This design comes from an exercise in tuning for small area and few clock cycles per item on the open sky130 flow, not from production work. In this exercise RTL edits were held to simulation tests only and were not proved equivalent to the original. Power figures rest on the tool's default switching activity, not on a simulated workload.

## constraint.sdc

```tcl
create_clock -name core_clock -period 7.0 [get_ports {clk}]
set_input_delay 1.4000 -clock core_clock [delete_from_list [all_inputs] [get_ports {clk}]]
set_output_delay 1.4000 -clock core_clock [all_outputs]
set_load 0.01 [all_outputs]
```

## config.mk

```make
export PLATFORM = sky130hd
export DESIGN_NAME = min_heap
export DESIGN_NICKNAME = min_heap
export VERILOG_FILES = /design/flow/design.v
export SDC_FILE = /design/flow/constraint.sdc
export NUM_CORES = 4
export LEC_CHECK = 0
export CAP_MARGIN = 20
export CORE_MARGIN = 2
export CORE_UTILIZATION = 40
export SLEW_MARGIN = 20
```

## design.v

```verilog
module min_heap #(
   parameter N_STAGES = 6,
   parameter PRIORITY_WIDTH = 16,
   parameter DATA_WIDTH = 16,
   parameter DETERMINISTIC = 0
) (
   input clk,
   input rstn,
   input [PRIORITY_WIDTH-1:0] in_ts,
   input [DATA_WIDTH-1:0] in_data,
   input [1:0] in_op,
   output logic ready,
   output logic [PRIORITY_WIDTH-1:0] out_ts,
   output logic [DATA_WIDTH-1:0] out_data,
   output logic out_valid,
   output logic [N_STAGES-1:0] capacity
);
   localparam [2:0] NOP = 3'd0, ENQ = 3'd1, DEQ_MIN = 3'd2, REPLACE = 3'd3,
      DEQ_MAX = 3'd4, DEQ_MAX_ENQ = 3'd5, DEQ_MAX_DEQ_MIN = 3'd6,
      DEQ_MAX_REPLACE = 3'd7;
   localparam AW = N_STAGES + 1;
   localparam MW = 1 + N_STAGES + PRIORITY_WIDTH + DATA_WIDTH;
   logic [2:0] pipe_op[0:N_STAGES];
   logic [AW-1:0] pipe_pos[0:N_STAGES];
   logic [PRIORITY_WIDTH-1:0] pipe_ts[0:N_STAGES];
   logic [DATA_WIDTH-1:0] pipe_data[0:N_STAGES];
   logic [2:0] cur_op[0:N_STAGES-1];
   logic [MW-1:0] rdata_c[0:N_STAGES-1];
   logic [MW-1:0] rdata_0_n[0:N_STAGES-1];
   logic [MW-1:0] rdata_1_n[0:N_STAGES-1];
   logic [AW-1:0] waddr_c[0:N_STAGES-1];
   logic [AW-1:0] waddr_n[0:N_STAGES-1];
   logic [MW-1:0] wdata_c[0:N_STAGES-1];
   logic [MW-1:0] wdata_n[0:N_STAGES-1];
   logic wr_en_c[0:N_STAGES-1];
   logic wr_en_n[0:N_STAGES-1];
   logic [MW-1:0] min_entry;
   logic [MW-1:0] next_heap_entry;
   logic ne_active;
   logic [N_STAGES-1:0] ne_cap;
   logic [PRIORITY_WIDTH-1:0] ne_ts;
   logic [DATA_WIDTH-1:0] ne_data;
   assign next_heap_entry = {ne_active, ne_cap, ne_ts, ne_data};
   wire min_active = min_entry[MW-1];
   wire [N_STAGES-1:0] min_cap = min_entry[MW-2 -: N_STAGES];
   assign pipe_op[0] = {1'b0, in_op};
   assign pipe_pos[0] = 1;
   assign pipe_ts[0] = in_ts;
   assign pipe_data[0] = in_data;
   assign out_ts = min_entry[DATA_WIDTH +: PRIORITY_WIDTH];
   assign out_valid = min_active;
   assign out_data = min_entry[DATA_WIDTH-1:0];
   assign capacity = min_cap;
   assign ready = (cur_op[0] == NOP);
   logic stage_0_wr_en;
   always_comb begin
      stage_0_wr_en = 1'b0;
      ne_active = 1'b0;
      ne_ts = 'x;
      ne_data = 'x;
      ne_cap = min_cap;
      if (pipe_op[0] == REPLACE) begin
         stage_0_wr_en = 1'b1;
         ne_active = 1'b1;
         ne_ts = in_ts;
         ne_data = in_data;
      end else if (pipe_op[0] == DEQ_MAX_REPLACE) begin
         stage_0_wr_en = 1'b1;
         ne_active = 1'b1;
         ne_ts = in_ts;
         ne_data = in_data;
         ne_cap = min_cap + 1;
      end else if (pipe_op[0] == DEQ_MIN) begin
         stage_0_wr_en = 1'b1;
         ne_cap = min_cap + 1;
      end
   end
   assign rdata_0_n[N_STAGES-1] = '0;
   assign rdata_1_n[N_STAGES-1] = '0;
   generate genvar i;
   for (i=0;i <N_STAGES; i=i+1) begin : g_stage
      heap_stage #(
         .N_STAGES(N_STAGES),
         .STAGE_ID(i),
         .PRIORITY_WIDTH(PRIORITY_WIDTH),
         .DATA_WIDTH(DATA_WIDTH),
         .DETERMINISTIC(DETERMINISTIC)
      ) HEAP_STAGE (
         .clk(clk),
         .rstn(rstn),
         .in_op(pipe_op[i]),
         .in_pos(pipe_pos[i]),
         .in_ts(pipe_ts[i]),
         .in_data(pipe_data[i]),
         .cur_op(cur_op[i]),
         .rdata_c(rdata_c[i]),
         .rdata_0_n(rdata_0_n[i]),
         .rdata_1_n(rdata_1_n[i]),
         .out_op(pipe_op[i+1]),
         .out_pos(pipe_pos[i+1]),
         .out_ts(pipe_ts[i+1]),
         .out_data(pipe_data[i+1]),
         .waddr_c(waddr_c[i]),
         .waddr_n(waddr_n[i]),
         .wdata_c(wdata_c[i]),
         .wdata_n(wdata_n[i]),
         .wr_en_c(wr_en_c[i]),
         .wr_en_n(wr_en_n[i])
      );
   end
   endgenerate
   stage_mem_0 #(
      .N_STAGES(N_STAGES),
      .PRIORITY_WIDTH(PRIORITY_WIDTH),
      .DATA_WIDTH(DATA_WIDTH)
   ) STAGE_MEM_0 (
      .clk(clk),
      .rstn(rstn),
      .op_c(pipe_op[0]),
      .op_n(cur_op[0]),
      .rdata_p(min_entry),
      .rdata_c(rdata_c[0]),
      .wdata_p(next_heap_entry),
      .wdata_c(wdata_c[0]),
      .wr_en_p(stage_0_wr_en),
      .wr_en_c(wr_en_c[0])
   );
   stage_mem_1 #(
      .N_STAGES(N_STAGES),
      .PRIORITY_WIDTH(PRIORITY_WIDTH),
      .DATA_WIDTH(DATA_WIDTH)
   ) STAGE_MEM_1 (
      .clk(clk),
      .rstn(rstn),
      .op_p(pipe_op[0]),
      .op_c(pipe_op[1]),
      .op_n(cur_op[1]),
      .raddr_p(pipe_pos[0] * 2),
      .raddr_c(pipe_pos[1]),
      .rdata_0_p(rdata_0_n[0]),
      .rdata_1_p(rdata_1_n[0]),
      .rdata_c(rdata_c[1]),
      .waddr_p(waddr_n[0]),
      .waddr_c(waddr_c[1]),
      .wdata_p(wdata_n[0]),
      .wdata_c(wdata_c[1]),
      .wr_en_p(wr_en_n[0]),
      .wr_en_c(wr_en_c[1])
   );
   generate genvar j;
   for (j=2; j<N_STAGES; j=j+1) begin : g_mem
      stage_mem #(
         .N_STAGES(N_STAGES),
         .STAGE_ID(j),
         .PRIORITY_WIDTH(PRIORITY_WIDTH),
         .DATA_WIDTH(DATA_WIDTH)
      ) STAGE_MEM (
         .clk(clk),
         .rstn(rstn),
         .op_p(pipe_op[j-1]),
         .op_c(pipe_op[j]),
         .op_n(cur_op[j]),
         .raddr_p(pipe_pos[j-1]*2),
         .raddr_c(pipe_pos[j]),
         .rdata_0_p(rdata_0_n[j-1]),
         .rdata_1_p(rdata_1_n[j-1]),
         .rdata_c(rdata_c[j]),
         .waddr_p(waddr_n[j-1]),
         .waddr_c(waddr_c[j]),
         .wdata_p(wdata_n[j-1]),
         .wdata_c(wdata_c[j]),
         .wr_en_p(wr_en_n[j-1]),
         .wr_en_c(wr_en_c[j])
      );
   end
   endgenerate
endmodule
module heap_stage
#(
   parameter STAGE_ID = 0,
   parameter N_STAGES = 6,
   parameter PRIORITY_WIDTH = 16,
   parameter DATA_WIDTH = 16,
   parameter DETERMINISTIC = 0
) (
   input clk,
   input rstn,
   input [2:0] in_op,
   input [N_STAGES:0] in_pos,
   input logic [PRIORITY_WIDTH-1:0] in_ts,
   input logic [DATA_WIDTH-1:0] in_data,
   input [1+N_STAGES+PRIORITY_WIDTH+DATA_WIDTH-1:0] rdata_c,
   input [1+N_STAGES+PRIORITY_WIDTH+DATA_WIDTH-1:0] rdata_0_n,
   input [1+N_STAGES+PRIORITY_WIDTH+DATA_WIDTH-1:0] rdata_1_n,
   output logic [2:0] out_op,
   output logic [N_STAGES:0] out_pos,
   output logic [PRIORITY_WIDTH-1:0] out_ts,
   output logic [DATA_WIDTH-1:0] out_data,
   output logic [2:0] cur_op,
   output logic [N_STAGES:0] waddr_c,
   output logic [N_STAGES:0] waddr_n,
   output [1+N_STAGES+PRIORITY_WIDTH+DATA_WIDTH-1:0] wdata_c,
   output [1+N_STAGES+PRIORITY_WIDTH+DATA_WIDTH-1:0] wdata_n,
   output logic wr_en_c,
   output logic wr_en_n
);
   localparam [2:0] NOP = 3'd0, ENQ = 3'd1, DEQ_MIN = 3'd2, REPLACE = 3'd3,
      DEQ_MAX = 3'd4, DEQ_MAX_ENQ = 3'd5, DEQ_MAX_DEQ_MIN = 3'd6,
      DEQ_MAX_REPLACE = 3'd7;
   localparam MW = 1 + N_STAGES + PRIORITY_WIDTH + DATA_WIDTH;
   localparam D = DATA_WIDTH;
   localparam P = PRIORITY_WIDTH;
   wire rc_active = rdata_c[MW-1];
   wire [N_STAGES-1:0] rc_cap = rdata_c[MW-2 -: N_STAGES];
   wire [P-1:0] rc_ts = rdata_c[D +: P];
   wire [D-1:0] rc_data = rdata_c[D-1:0];
   wire r0_active = rdata_0_n[MW-1];
   wire [N_STAGES-1:0] r0_cap = rdata_0_n[MW-2 -: N_STAGES];
   wire [P-1:0] r0_ts = rdata_0_n[D +: P];
   wire [D-1:0] r0_data = rdata_0_n[D-1:0];
   wire r1_active = rdata_1_n[MW-1];
   wire [N_STAGES-1:0] r1_cap = rdata_1_n[MW-2 -: N_STAGES];
   wire [P-1:0] r1_ts = rdata_1_n[D +: P];
   wire [D-1:0] r1_data = rdata_1_n[D-1:0];
   logic wc_active, wn_active;
   logic [N_STAGES-1:0] wc_cap, wn_cap;
   logic [P-1:0] wc_ts, wn_ts;
   logic [D-1:0] wc_data, wn_data;
   assign wdata_c = {wc_active, wc_cap, wc_ts, wc_data};
   assign wdata_n = {wn_active, wn_cap, wn_ts, wn_data};
   logic [N_STAGES:0] cur_pos;
   logic [PRIORITY_WIDTH-1:0] cur_ts;
   logic [DATA_WIDTH-1:0] cur_data;
   logic [7:0] lfsr;
   logic lfsr_new_bit;
   assign lfsr_new_bit = ^(lfsr & ((STAGE_ID * 7)));
   always_ff @(posedge clk) begin
      if (!rstn) begin
         lfsr <= STAGE_ID;
      end else begin
         lfsr <= { lfsr[6:0], lfsr_new_bit };
      end
   end
   always_ff @(posedge clk) begin
       cur_op <= in_op;
       cur_pos <= in_pos;
       cur_ts <= in_ts;
       cur_data <= in_data;
   end
   always_comb begin
      waddr_c = 'x;
      waddr_n = 'x;
      wc_active = rc_active;
      wc_cap = rc_cap;
      wc_ts = rc_ts;
      wc_data = rc_data;
      {wn_active, wn_cap, wn_ts, wn_data} = 'x;
      out_op = cur_op;
      out_pos = cur_pos * 2;
      out_ts = 'x;
      out_data = 'x;
      wr_en_c = 1'b0;
      wr_en_n = 1'b0;
      case(cur_op)
         ENQ, DEQ_MAX_ENQ: begin
            if (!rc_active) begin
               wc_active = (cur_op == ENQ);
               wc_ts = cur_ts;
               wc_data = cur_data;
               wc_cap = rc_cap -1 + ((cur_op==DEQ_MAX_ENQ) ? 1 :0);
               out_op = (cur_op == ENQ) ? NOP : DEQ_MAX;
               out_ts = cur_ts;
               out_data = cur_data;
               wr_en_c = 1'b1;
               waddr_c = cur_pos;
            end else if (cur_ts < rc_ts) begin
               out_ts = rc_ts;
               out_data = rc_data;
               wc_ts = cur_ts;
               wc_data = cur_data;
               wc_active = 1'b1;
               wc_cap = rc_cap -1 + ((cur_op==DEQ_MAX_ENQ) ? 1 :0);
               wr_en_c = 1'b1;
               waddr_c = cur_pos;
            end else begin
               out_ts = cur_ts;
               out_data = cur_data;
               wc_cap = rc_cap -1 + ((cur_op==DEQ_MAX_ENQ) ? 1 :0);
               wr_en_c = 1'b1;
               waddr_c = cur_pos;
            end
            if (DETERMINISTIC) begin
               if ((r0_cap ==0) | 
                     (r1_active & (r1_cap > 0) & (cur_ts > r1_ts) ) ) begin
                  out_pos = cur_pos * 2 + 1;
               end else begin
                  out_pos = cur_pos * 2; 
               end
            end else begin
               if ( (r0_cap > 0) & (r1_cap > 0)) begin
                  out_pos = cur_pos * 2 + lfsr[1];  
               end else if (r0_cap > 0) begin
                  out_pos = cur_pos * 2; 
               end else begin
                  out_pos = cur_pos * 2 + 1;
               end
            end
         end
         DEQ_MIN: begin
            if (!r0_active & !r1_active) begin
               out_op = NOP;
            end else begin
               wc_active = 1'b1;
               wr_en_c = 1'b1;
               waddr_c = cur_pos;
               wr_en_n = 1'b1;
               if (
                  (r0_active & r1_active &
                     (r0_ts <= r1_ts)) |
                  (!r1_active) )
               begin
                  wc_ts = r0_ts;
                  wc_data = r0_data;
                  wn_active = 1'b0;
                  wn_cap = r0_cap + 1;
                  out_pos = cur_pos * 2;
                  waddr_n = cur_pos * 2;
               end else if (
                  (r0_active & r1_active &
                     (r1_ts < r0_ts)) |
                  (!r0_active) )
               begin
                  wc_ts = r1_ts;
                  wc_data = r1_data;
                  wn_active = 1'b0;
                  wn_cap = r1_cap + 1;
                  out_pos = cur_pos * 2 + 1;
                  waddr_n = cur_pos * 2 + 1;
               end
            end
         end
         REPLACE, DEQ_MAX_REPLACE: begin
            if (
               (!r0_active & !r1_active) |
               ( r0_active & r1_active &
                     (rc_ts < r0_ts) &
                     (rc_ts < r1_ts)) |
               ( !r1_active & (rc_ts < r0_ts) ) |
               ( !r0_active & (rc_ts < r1_ts) ) )
            begin
               if (cur_op == DEQ_MAX_REPLACE) begin
                  out_op = DEQ_MAX;
                  if ( (r1_active & r0_active) & !DETERMINISTIC) begin
                     out_pos = cur_pos * 2 + lfsr[1];
                  end else if (r1_active) begin
                     out_pos = cur_pos * 2 + 1;
                  end else if (r0_active) begin
                     out_pos = cur_pos * 2;
                  end else begin
                     out_ts = rc_ts;
                     out_data = rc_data;
                     wc_active = 1'b0;
                     wr_en_c = 1'b1;
                     waddr_c = cur_pos;
                  end
               end else begin
                  out_op = NOP;
               end
            end else begin
               wc_active = 1'b1;
               wr_en_c = 1'b1;
               waddr_c = cur_pos;
               wr_en_n = 1'b1;
               if (
                  (r0_active & r1_active & 
                     r0_ts <= r1_ts) |
                  (!r1_active) )
               begin
                  wc_ts = r0_ts;
                  wc_data = r0_data;
                  wn_ts = rc_ts;
                  wn_data = rc_data;
                  wn_active = 1'b1;
                  wn_cap = r0_cap + ((cur_op==DEQ_MAX_REPLACE) ? 1 :0);
                  out_pos = cur_pos * 2;
                  waddr_n = cur_pos * 2;
               end else if (
                  (r0_active & r1_active & 
                     r1_ts < r0_ts) |
                  (!r0_active) )
               begin
                  wc_ts = r1_ts;
                  wc_data = r1_data;
                  wn_ts = rc_ts;
                  wn_data = rc_data;
                  wn_active = 1'b1;
                  wn_cap = r1_cap + ((cur_op==DEQ_MAX_REPLACE) ? 1 :0);
                  out_pos = cur_pos * 2 + 1;
                  waddr_n = cur_pos * 2 + 1;
               end
            end
         end
         DEQ_MAX: begin
            out_op = DEQ_MAX;
            if (!rc_active) begin
               out_ts = cur_ts;
               out_data = cur_data;
            end else begin
               wr_en_c = 1'b1;
               waddr_c = cur_pos;
               wc_cap = rc_cap + 1;
               if ( (r1_active & r0_active) & !DETERMINISTIC) begin
                  out_pos = cur_pos * 2 + lfsr[1];
               end else if (r1_active) begin
                  out_pos = cur_pos * 2 + 1;
               end else if (r0_active) begin
                  out_pos = cur_pos * 2;
               end else begin
                  out_ts = rc_ts;
                  out_data = rc_data;
                  wc_active = 1'b0;
               end
            end
         end
         default: begin
         end
      endcase
   end
endmodule
module stage_mem
#(
   parameter STAGE_ID = 2,
   parameter N_STAGES = 6,
   parameter PRIORITY_WIDTH = 16,
   parameter DATA_WIDTH = 16
) (
   input clk,
   input rstn,
   input [2:0] op_p,  
   input [2:0] op_c,  
   input [2:0] op_n,  
   input [N_STAGES:0] raddr_p,  
   input [N_STAGES:0] raddr_c,  
   output [1+N_STAGES+PRIORITY_WIDTH+DATA_WIDTH-1:0] rdata_0_p,
   output [1+N_STAGES+PRIORITY_WIDTH+DATA_WIDTH-1:0] rdata_1_p,
   output [1+N_STAGES+PRIORITY_WIDTH+DATA_WIDTH-1:0] rdata_c,
   input [N_STAGES:0] waddr_p,  
   input [N_STAGES:0] waddr_c,  
   input [1+N_STAGES+PRIORITY_WIDTH+DATA_WIDTH-1:0] wdata_p,
   input [1+N_STAGES+PRIORITY_WIDTH+DATA_WIDTH-1:0] wdata_c,
   input wr_en_p,
   input wr_en_c
);
   localparam [2:0] NOP = 3'd0;
   localparam MEM_WIDTH = 1+N_STAGES + PRIORITY_WIDTH + DATA_WIDTH;
   localparam NE = 2**(STAGE_ID-1);
   localparam [N_STAGES-1:0] INIT_CAP = 2**(N_STAGES-STAGE_ID) -1;
   logic [NE*MEM_WIDTH-1:0] bank_0;
   logic [NE*MEM_WIDTH-1:0] bank_1;
   logic [N_STAGES:0] raddr;
   logic [N_STAGES:0] waddr;
   assign raddr = (op_c != NOP) ? raddr_c : raddr_p;
   assign waddr = (op_n != NOP) ? waddr_c : waddr_p;
   logic [MEM_WIDTH-1:0] wdata;
   assign wdata = (op_n != NOP) ? wdata_c : wdata_p;
   logic wr_en, wr_en_0, wr_en_1;
   assign wr_en  = (op_n != NOP) ? wr_en_c : wr_en_p;
   assign wr_en_0 = wr_en & ~waddr[0];
   assign wr_en_1 = wr_en & waddr[0];
   logic [MEM_WIDTH-1:0] rdata_0;
   logic [MEM_WIDTH-1:0] rdata_1;
   assign rdata_0_p = rdata_0;
   assign rdata_1_p = rdata_1;
   logic [N_STAGES:0] raddr_d1;
   assign rdata_c = raddr_d1[0] ? rdata_1 : rdata_0;
   always_ff @(posedge clk) begin
      raddr_d1 <= raddr;
   end
   generate genvar e;
   for (e = 0; e < NE; e = e + 1) begin : g_entry
      always_ff @(posedge clk) begin
         if (!rstn) begin
            bank_0[e*MEM_WIDTH + MEM_WIDTH-1 -: 1+N_STAGES] <= {1'b0, INIT_CAP};
         end else if (wr_en_0 && (waddr[STAGE_ID-1:1] == e)) begin
            bank_0[e*MEM_WIDTH +: MEM_WIDTH] <= wdata;
         end
      end
      always_ff @(posedge clk) begin
         if (!rstn) begin
            bank_1[e*MEM_WIDTH + MEM_WIDTH-1 -: 1+N_STAGES] <= {1'b0, INIT_CAP};
         end else if (wr_en_1 && (waddr[STAGE_ID-1:1] == e)) begin
            bank_1[e*MEM_WIDTH +: MEM_WIDTH] <= wdata;
         end
      end
   end
   endgenerate
   logic [MEM_WIDTH-1:0] bank_0_out;
   logic [MEM_WIDTH-1:0] bank_1_out;
   logic addr_collision_0, addr_collision_1;
   logic [MEM_WIDTH-1:0] wdata_d1_0;
   logic [MEM_WIDTH-1:0] wdata_d1_1;
   always_ff @(posedge clk) begin
      bank_0_out <= bank_0[raddr[STAGE_ID-1:1]*MEM_WIDTH +: MEM_WIDTH];
      bank_1_out <= bank_1[raddr[STAGE_ID-1:1]*MEM_WIDTH +: MEM_WIDTH];
   end
   always_ff @(posedge clk) begin
      if (!rstn) begin
         addr_collision_0 <= 1'b0;
         wdata_d1_0 <= 'x;
      end else begin
         addr_collision_0 <= (wr_en_0 && waddr[STAGE_ID-1:1] == raddr[STAGE_ID-1:1]);
         wdata_d1_0 <= wdata;
      end
   end
   always_comb begin
      rdata_0 = addr_collision_0 ? wdata_d1_0 : bank_0_out;
   end
   always_ff @(posedge clk) begin
      if (!rstn) begin
         addr_collision_1 <= 1'b0;
         wdata_d1_1 <= 'x;
      end else begin
         addr_collision_1 <= (wr_en_1 && waddr[STAGE_ID-1:1] == raddr[STAGE_ID-1:1]);
         wdata_d1_1 <= wdata;
      end
   end
   always_comb begin
      rdata_1 = addr_collision_1 ? wdata_d1_1 : bank_1_out;
   end
endmodule
module stage_mem_1
#(
   parameter N_STAGES = 6,
   parameter PRIORITY_WIDTH = 16,
   parameter DATA_WIDTH = 16
) (
   input clk,
   input rstn,
   input [2:0] op_p,  
   input [2:0] op_c,  
   input [2:0] op_n,  
   input [N_STAGES:0] raddr_p,
   input [N_STAGES:0] raddr_c,
   output [1+N_STAGES+PRIORITY_WIDTH+DATA_WIDTH-1:0] rdata_0_p,
   output [1+N_STAGES+PRIORITY_WIDTH+DATA_WIDTH-1:0] rdata_1_p,
   output [1+N_STAGES+PRIORITY_WIDTH+DATA_WIDTH-1:0] rdata_c,
   input [N_STAGES:0] waddr_p,
   input [N_STAGES:0] waddr_c,
   input [1+N_STAGES+PRIORITY_WIDTH+DATA_WIDTH-1:0] wdata_p,
   input [1+N_STAGES+PRIORITY_WIDTH+DATA_WIDTH-1:0] wdata_c,
   input wr_en_p,
   input wr_en_c
);
   localparam [2:0] NOP = 3'd0;
   localparam MEM_WIDTH = 1+N_STAGES + PRIORITY_WIDTH + DATA_WIDTH;
   localparam [N_STAGES-1:0] INIT_CAP = 2**(N_STAGES-1) -1;
   logic [MEM_WIDTH-1:0] bank_0;
   logic [MEM_WIDTH-1:0] bank_1;
   logic [N_STAGES:0] raddr;
   logic [N_STAGES:0] waddr;
   assign raddr = (op_c != NOP) ? raddr_c : raddr_p;
   assign waddr = (op_n != NOP) ? waddr_c : waddr_p;
   logic [MEM_WIDTH-1:0] wdata;
   assign wdata = (op_n != NOP) ? wdata_c : wdata_p;
   logic wr_en, wr_en_0, wr_en_1;
   assign wr_en  = (op_n != NOP) ? wr_en_c : wr_en_p;
   assign wr_en_0 = wr_en & ~waddr[0];
   assign wr_en_1 = wr_en & waddr[0];
   logic [MEM_WIDTH-1:0] rdata_0;
   logic [MEM_WIDTH-1:0] rdata_1;
   assign rdata_0_p = rdata_0;
   assign rdata_1_p = rdata_1;
   logic [N_STAGES:0] raddr_d1;  
   assign rdata_c = raddr_d1[0] ? rdata_1 : rdata_0;
   always_ff @(posedge clk) begin
      raddr_d1 <= raddr;
      if (!rstn) begin
         bank_0[MEM_WIDTH-1 -: 1+N_STAGES] <= {1'b0, INIT_CAP};
      end else if (wr_en_0) begin
         bank_0 <= wdata;
      end
      if (wr_en_0 && waddr[1] == raddr[1]) begin
         rdata_0 <= wdata;
      end else begin
         rdata_0 <= bank_0;
      end
      if (!rstn) begin
         bank_1[MEM_WIDTH-1 -: 1+N_STAGES] <= {1'b0, INIT_CAP};
      end else if (wr_en_1) begin
         bank_1 <= wdata;
      end
      if (wr_en_1 && waddr[1] == raddr[1]) begin
         rdata_1 <= wdata;
      end else begin
         rdata_1 <= bank_1;
      end
   end
endmodule
module stage_mem_0
#(
   parameter N_STAGES = 6,
   parameter PRIORITY_WIDTH = 16,
   parameter DATA_WIDTH = 16
) (
   input clk,
   input rstn,
   input [2:0] op_c,  
   input [2:0] op_n,  
   output logic [1+N_STAGES+PRIORITY_WIDTH+DATA_WIDTH-1:0] rdata_p,
   output logic [1+N_STAGES+PRIORITY_WIDTH+DATA_WIDTH-1:0] rdata_c,
   input [1+N_STAGES+PRIORITY_WIDTH+DATA_WIDTH-1:0] wdata_p,
   input [1+N_STAGES+PRIORITY_WIDTH+DATA_WIDTH-1:0] wdata_c,
   input wr_en_p,
   input wr_en_c
);
   localparam [2:0] NOP = 3'd0;
   localparam MEM_WIDTH = 1+N_STAGES + PRIORITY_WIDTH + DATA_WIDTH;
   localparam [N_STAGES-1:0] INIT_CAP = 2**(N_STAGES) -1;
   localparam [MEM_WIDTH-1:0] INIT_ENTRY =
      {1'b0, INIT_CAP, {(PRIORITY_WIDTH+DATA_WIDTH){1'b0}}};
   logic [MEM_WIDTH-1:0] min_entry;
   logic [MEM_WIDTH-1:0] wdata;
   assign wdata = (op_n != NOP) ? wdata_c : wdata_p;
   logic wr_en;
   assign wr_en  = (op_n != NOP) ? wr_en_c : wr_en_p;
   always_ff @(posedge clk) begin
      if (!rstn) begin
         rdata_c <= INIT_ENTRY;
         rdata_p <= INIT_ENTRY;
         min_entry <= INIT_ENTRY;
      end else begin
         if (wr_en) begin
            min_entry <= wdata;
         end
         if (wr_en) begin
            rdata_c <= wdata;
            rdata_p <= wdata;
         end else begin
            rdata_c <= min_entry;
            rdata_p <= min_entry;
         end
      end
   end
endmodule
```

## run.sh

```bash
#!/bin/bash
# synth_recipe.tcl (not shown) runs the flow's synth.tcl, then flattens the netlist and writes it again
# the make line also repeats each setting of config.mk as NAME=value (left out here)
make -C /OpenROAD-flow-scripts/flow DESIGN_CONFIG=/design/flow/config.mk WORK_HOME=/design/flow/orfs CLKGATE_MAP_FILE= SYNTH_SCRIPT=/design/flow/synth_recipe.tcl finish
```

### Register map, names as in the netlist

Scale bar: 200 um.
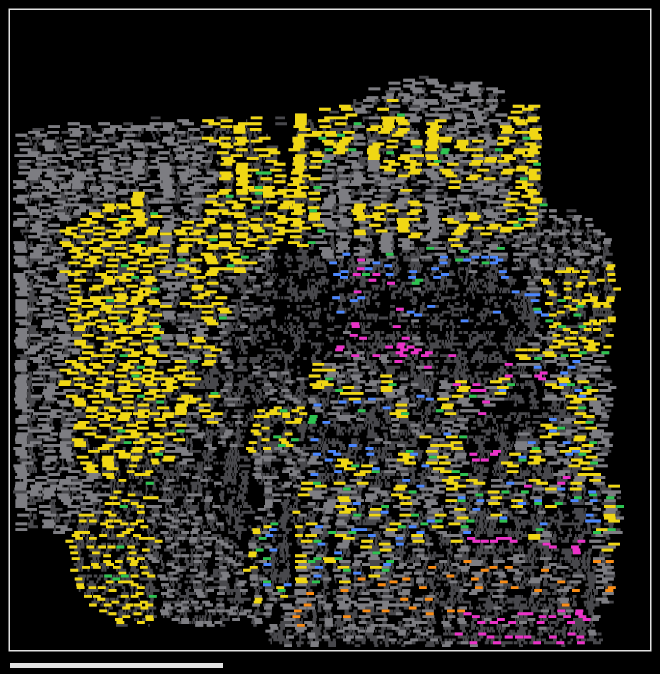
| color | name in the netlist | sequential cells |
|---|---|---|
| green | g_mem.STAGE_MEM.bank_1_out | 156 |
| magenta | g_stage.HEAP_STAGE.cur_ts | 96 |
| orange | STAGE_MEM_1.rdata_0 | 39 |
| yellow | g_mem.STAGE_MEM.bank_1 | 1170 |
| blue | g_mem.STAGE_MEM.wdata_d1_0 | 117 |
storage element area: 85100 um^2
fraction of area in registers: 52.7%
Core Util, Final: 45.7%
P_seq: 22.6 mW

### Clock network drawn from the DEF

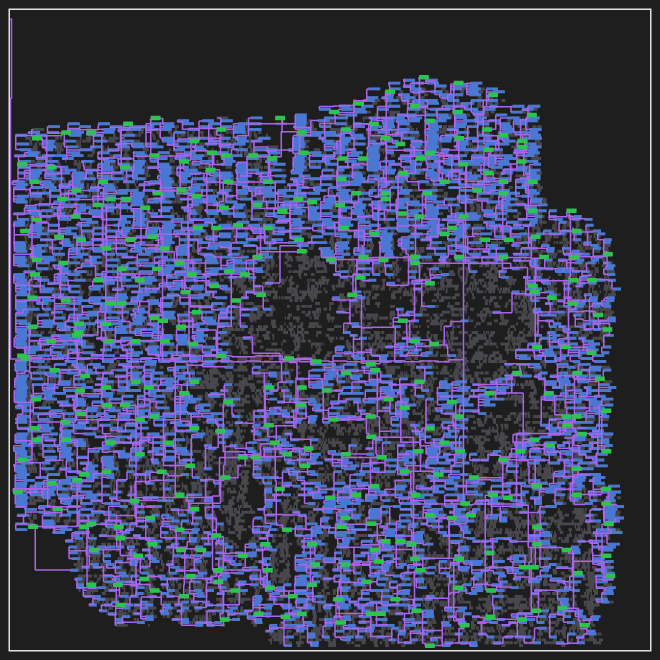
[blue] flip-flops | count: 3256
[green] clock-net drivers | count: 344
[purple] clock wires | length: 39.4 mm
routed clock nets: 345
flops lie: widely spread

### The routed nets

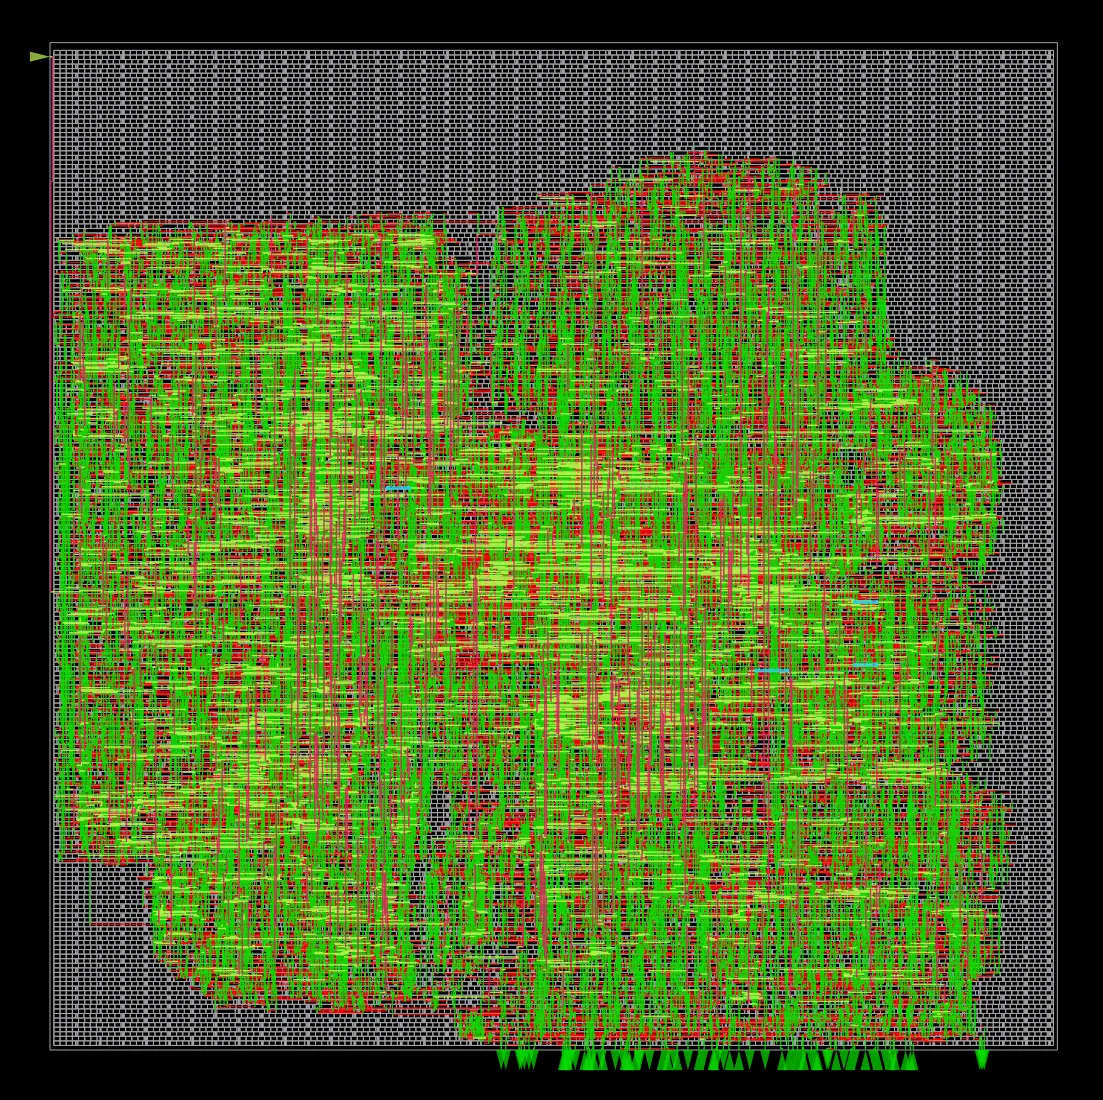
Routed met1 length: 193000 um
gr usage total: 24.8%

[final cells by class]
type / count / area share, %
tap: 4730 / 3.66
clock inverter: 168 / 1.14
sequential: 3256 / 52.7
multi-input combinational: 7515 / 33.0
antenna: 6 / 0.00929
clock buffer: 475 / 6.02
timing repair buffer: 491 / 2.82
inverter: 276 / 0.651
[cell families after synthesis]
| logic type | Yosys count |
|---|---|
| flops | 3256 |
| compound gates | 3173 |
| simple gates | 2718 |
| mux | 1218 |
| buf+inv | 1176 |
| fa+ha+maj | 350 |
| xor+xnor | 55 |
| other cells | 1 |
[cells in the mapped netlist, types with 26 or more instances]
library cell / count
a32o_1: 81
a21o_1: 71
or3_1: 30
mux2i_1: 788
a221oi_2: 70
nand2b_1: 61
nor2_1: 583
a32oi_1: 176
o211ai_1: 44
o32a_1: 26
xnor2_1: 30
buf_1: 73
a221oi_1: 193
o221ai_1: 57
inv_1: 272
nand3_1: 125
a31oi_1: 210
nor3_1: 119
nor2b_1: 113
nor4_1: 30
a21oi_1: 962
ha_1: 349
o22ai_1: 86
and2_1: 31
nand4_1: 190
clkbuf_1: 643
o311a_1: 78
mux4_2: 79
a211oi_1: 169
nand2_1: 1183
a222oi_1: 61
o21a_1: 64
buf_2: 150
o31ai_1: 31
mux2_2: 346
edfxtp_1: 1984
o21ai_0: 614
and3_1: 183
dfxtp_1: 1272
[per-layer routing]
metal | wire, um | GRT usage [%]
met1 | 193000 | 33.6
met2 | 215000 | 39.7
met3 | 37700 | 3.95
met4 | 19400 | 10.1
met5 | 57 | 0
[metrics by stage]
| step | TNS [ns] | utilization (%) | hold slack [ns] | total power [mW] |
|---|---|---|---|---|
| 5_1_grt | 0 | 45.7 | 0.451 | 50.2 |
| 4_1_cts | 0 | 45.7 | 0.406 | 48.7 |
| 3_5_place_dp | 0 | 42.4 | 0.392 | 30.1 |
| 3_3_place_gp | 0 | 42.4 | 0.390 | 30.0 |
| 6_report | 0 | 45.7 | 0.404 | 48.6 |
| 2_1_floorplan | -52.37 | - | 0.326 | 26.9 |
[power groups by stage]
stage	clock [mW]	sequential [mW]	combinational (mW)
2_1_floorplan	0	22.5	4.39
3_3_place_gp	0	23.0	6.94
3_5_place_dp	0	23.0	7.08
4_1_cts	18.9	22.6	7.13
5_1_grt	19.7	22.7	7.82
6_report	18.7	22.6	7.30
==> flow_metrics.tcl <==
set metrics [dict create \
    status "complete, no violations" \
    cts_hold_buf 0 \
    setup_violations 0 \
    grt_pass1_wl_um 678000 \
    largestRegisters "g_mem.STAGE_MEM.bank_0 (1170), g_mem.STAGE_MEM.bank_1 (1170)" \
    power.internal_mw 35.0 \
    critPathRequiredTime_ns 7.67 \
    power_frac_comb_pct 15.0 \
    drc_errors 0 \
    dp_hpwl_um 294000 \
    r2r_slack_ns 0.37 \
    cp.arrival_ns 7.30 \
    drive_gt1_share_pct 13.7 \
    cts_buffers 344 \
    totalWireLength_um 466000 \
    layout_commonest_cell "edfxtp_1" \
    synthFlopType "edfxtp_1" \
    grt_pass1_vias 99600 \
    vias 103000 \
    hp-start "g_stage[2].HEAP_STAGE.lfsr[0]$_SDFF_PN0_" \
    io_buffers 75 \
    cts.sinks 3256 \
    power_frac_seq_pct 46.6 \
    syn_to_final_growth_pct 13.6 \
    hold_path.class "flip-flop to flip-flop" \
    crit_end "g_mem[4].STAGE_MEM.bank_1[132]$_DFFE_PP_" \
    post_cts_buffers 0 \
    postLayoutSetupSlackWorst_ns 0.366 \
    syn_area_um2 142000 \
    cts_tree "yes" \
    syn_nets 12300 \
    synth_top_family_by_area "compound AO/OA/AOI/OAI gates" \
    drv_slew 0 \
    fmax_mhz 151 \
    syn_inst 11900 \
]
Testbench counts, summed over its fixed seeds: cycles 48,000, ops 24,000.

[static timing again, ports no longer ideal]
How much do the figures lean on ideal ports? The routed layout below was timed once more, with nothing changed but the port constraints.
Step 1 assumes that a clkbuf_16 drives the clock port and a buf_2 every other input.
Step 2 times the ports against the registers' clock, not the clock port: input delays grow and output delays shrink by t, the midpoint of the rising clock arrivals with the driver on.
Slacks: no drivers / after step 1 / after step 2; pairs: no drivers / after step 1.
t, ns: 1.027
setup WS [ns]: 0.366 / 0.366 / 0.366
worst setup path after step 2: register to register
After both steps this run still meets setup and hold. For this run, drivers alone change the setup slack by 0.000 ns; drivers and shift together by 0.000 ns.
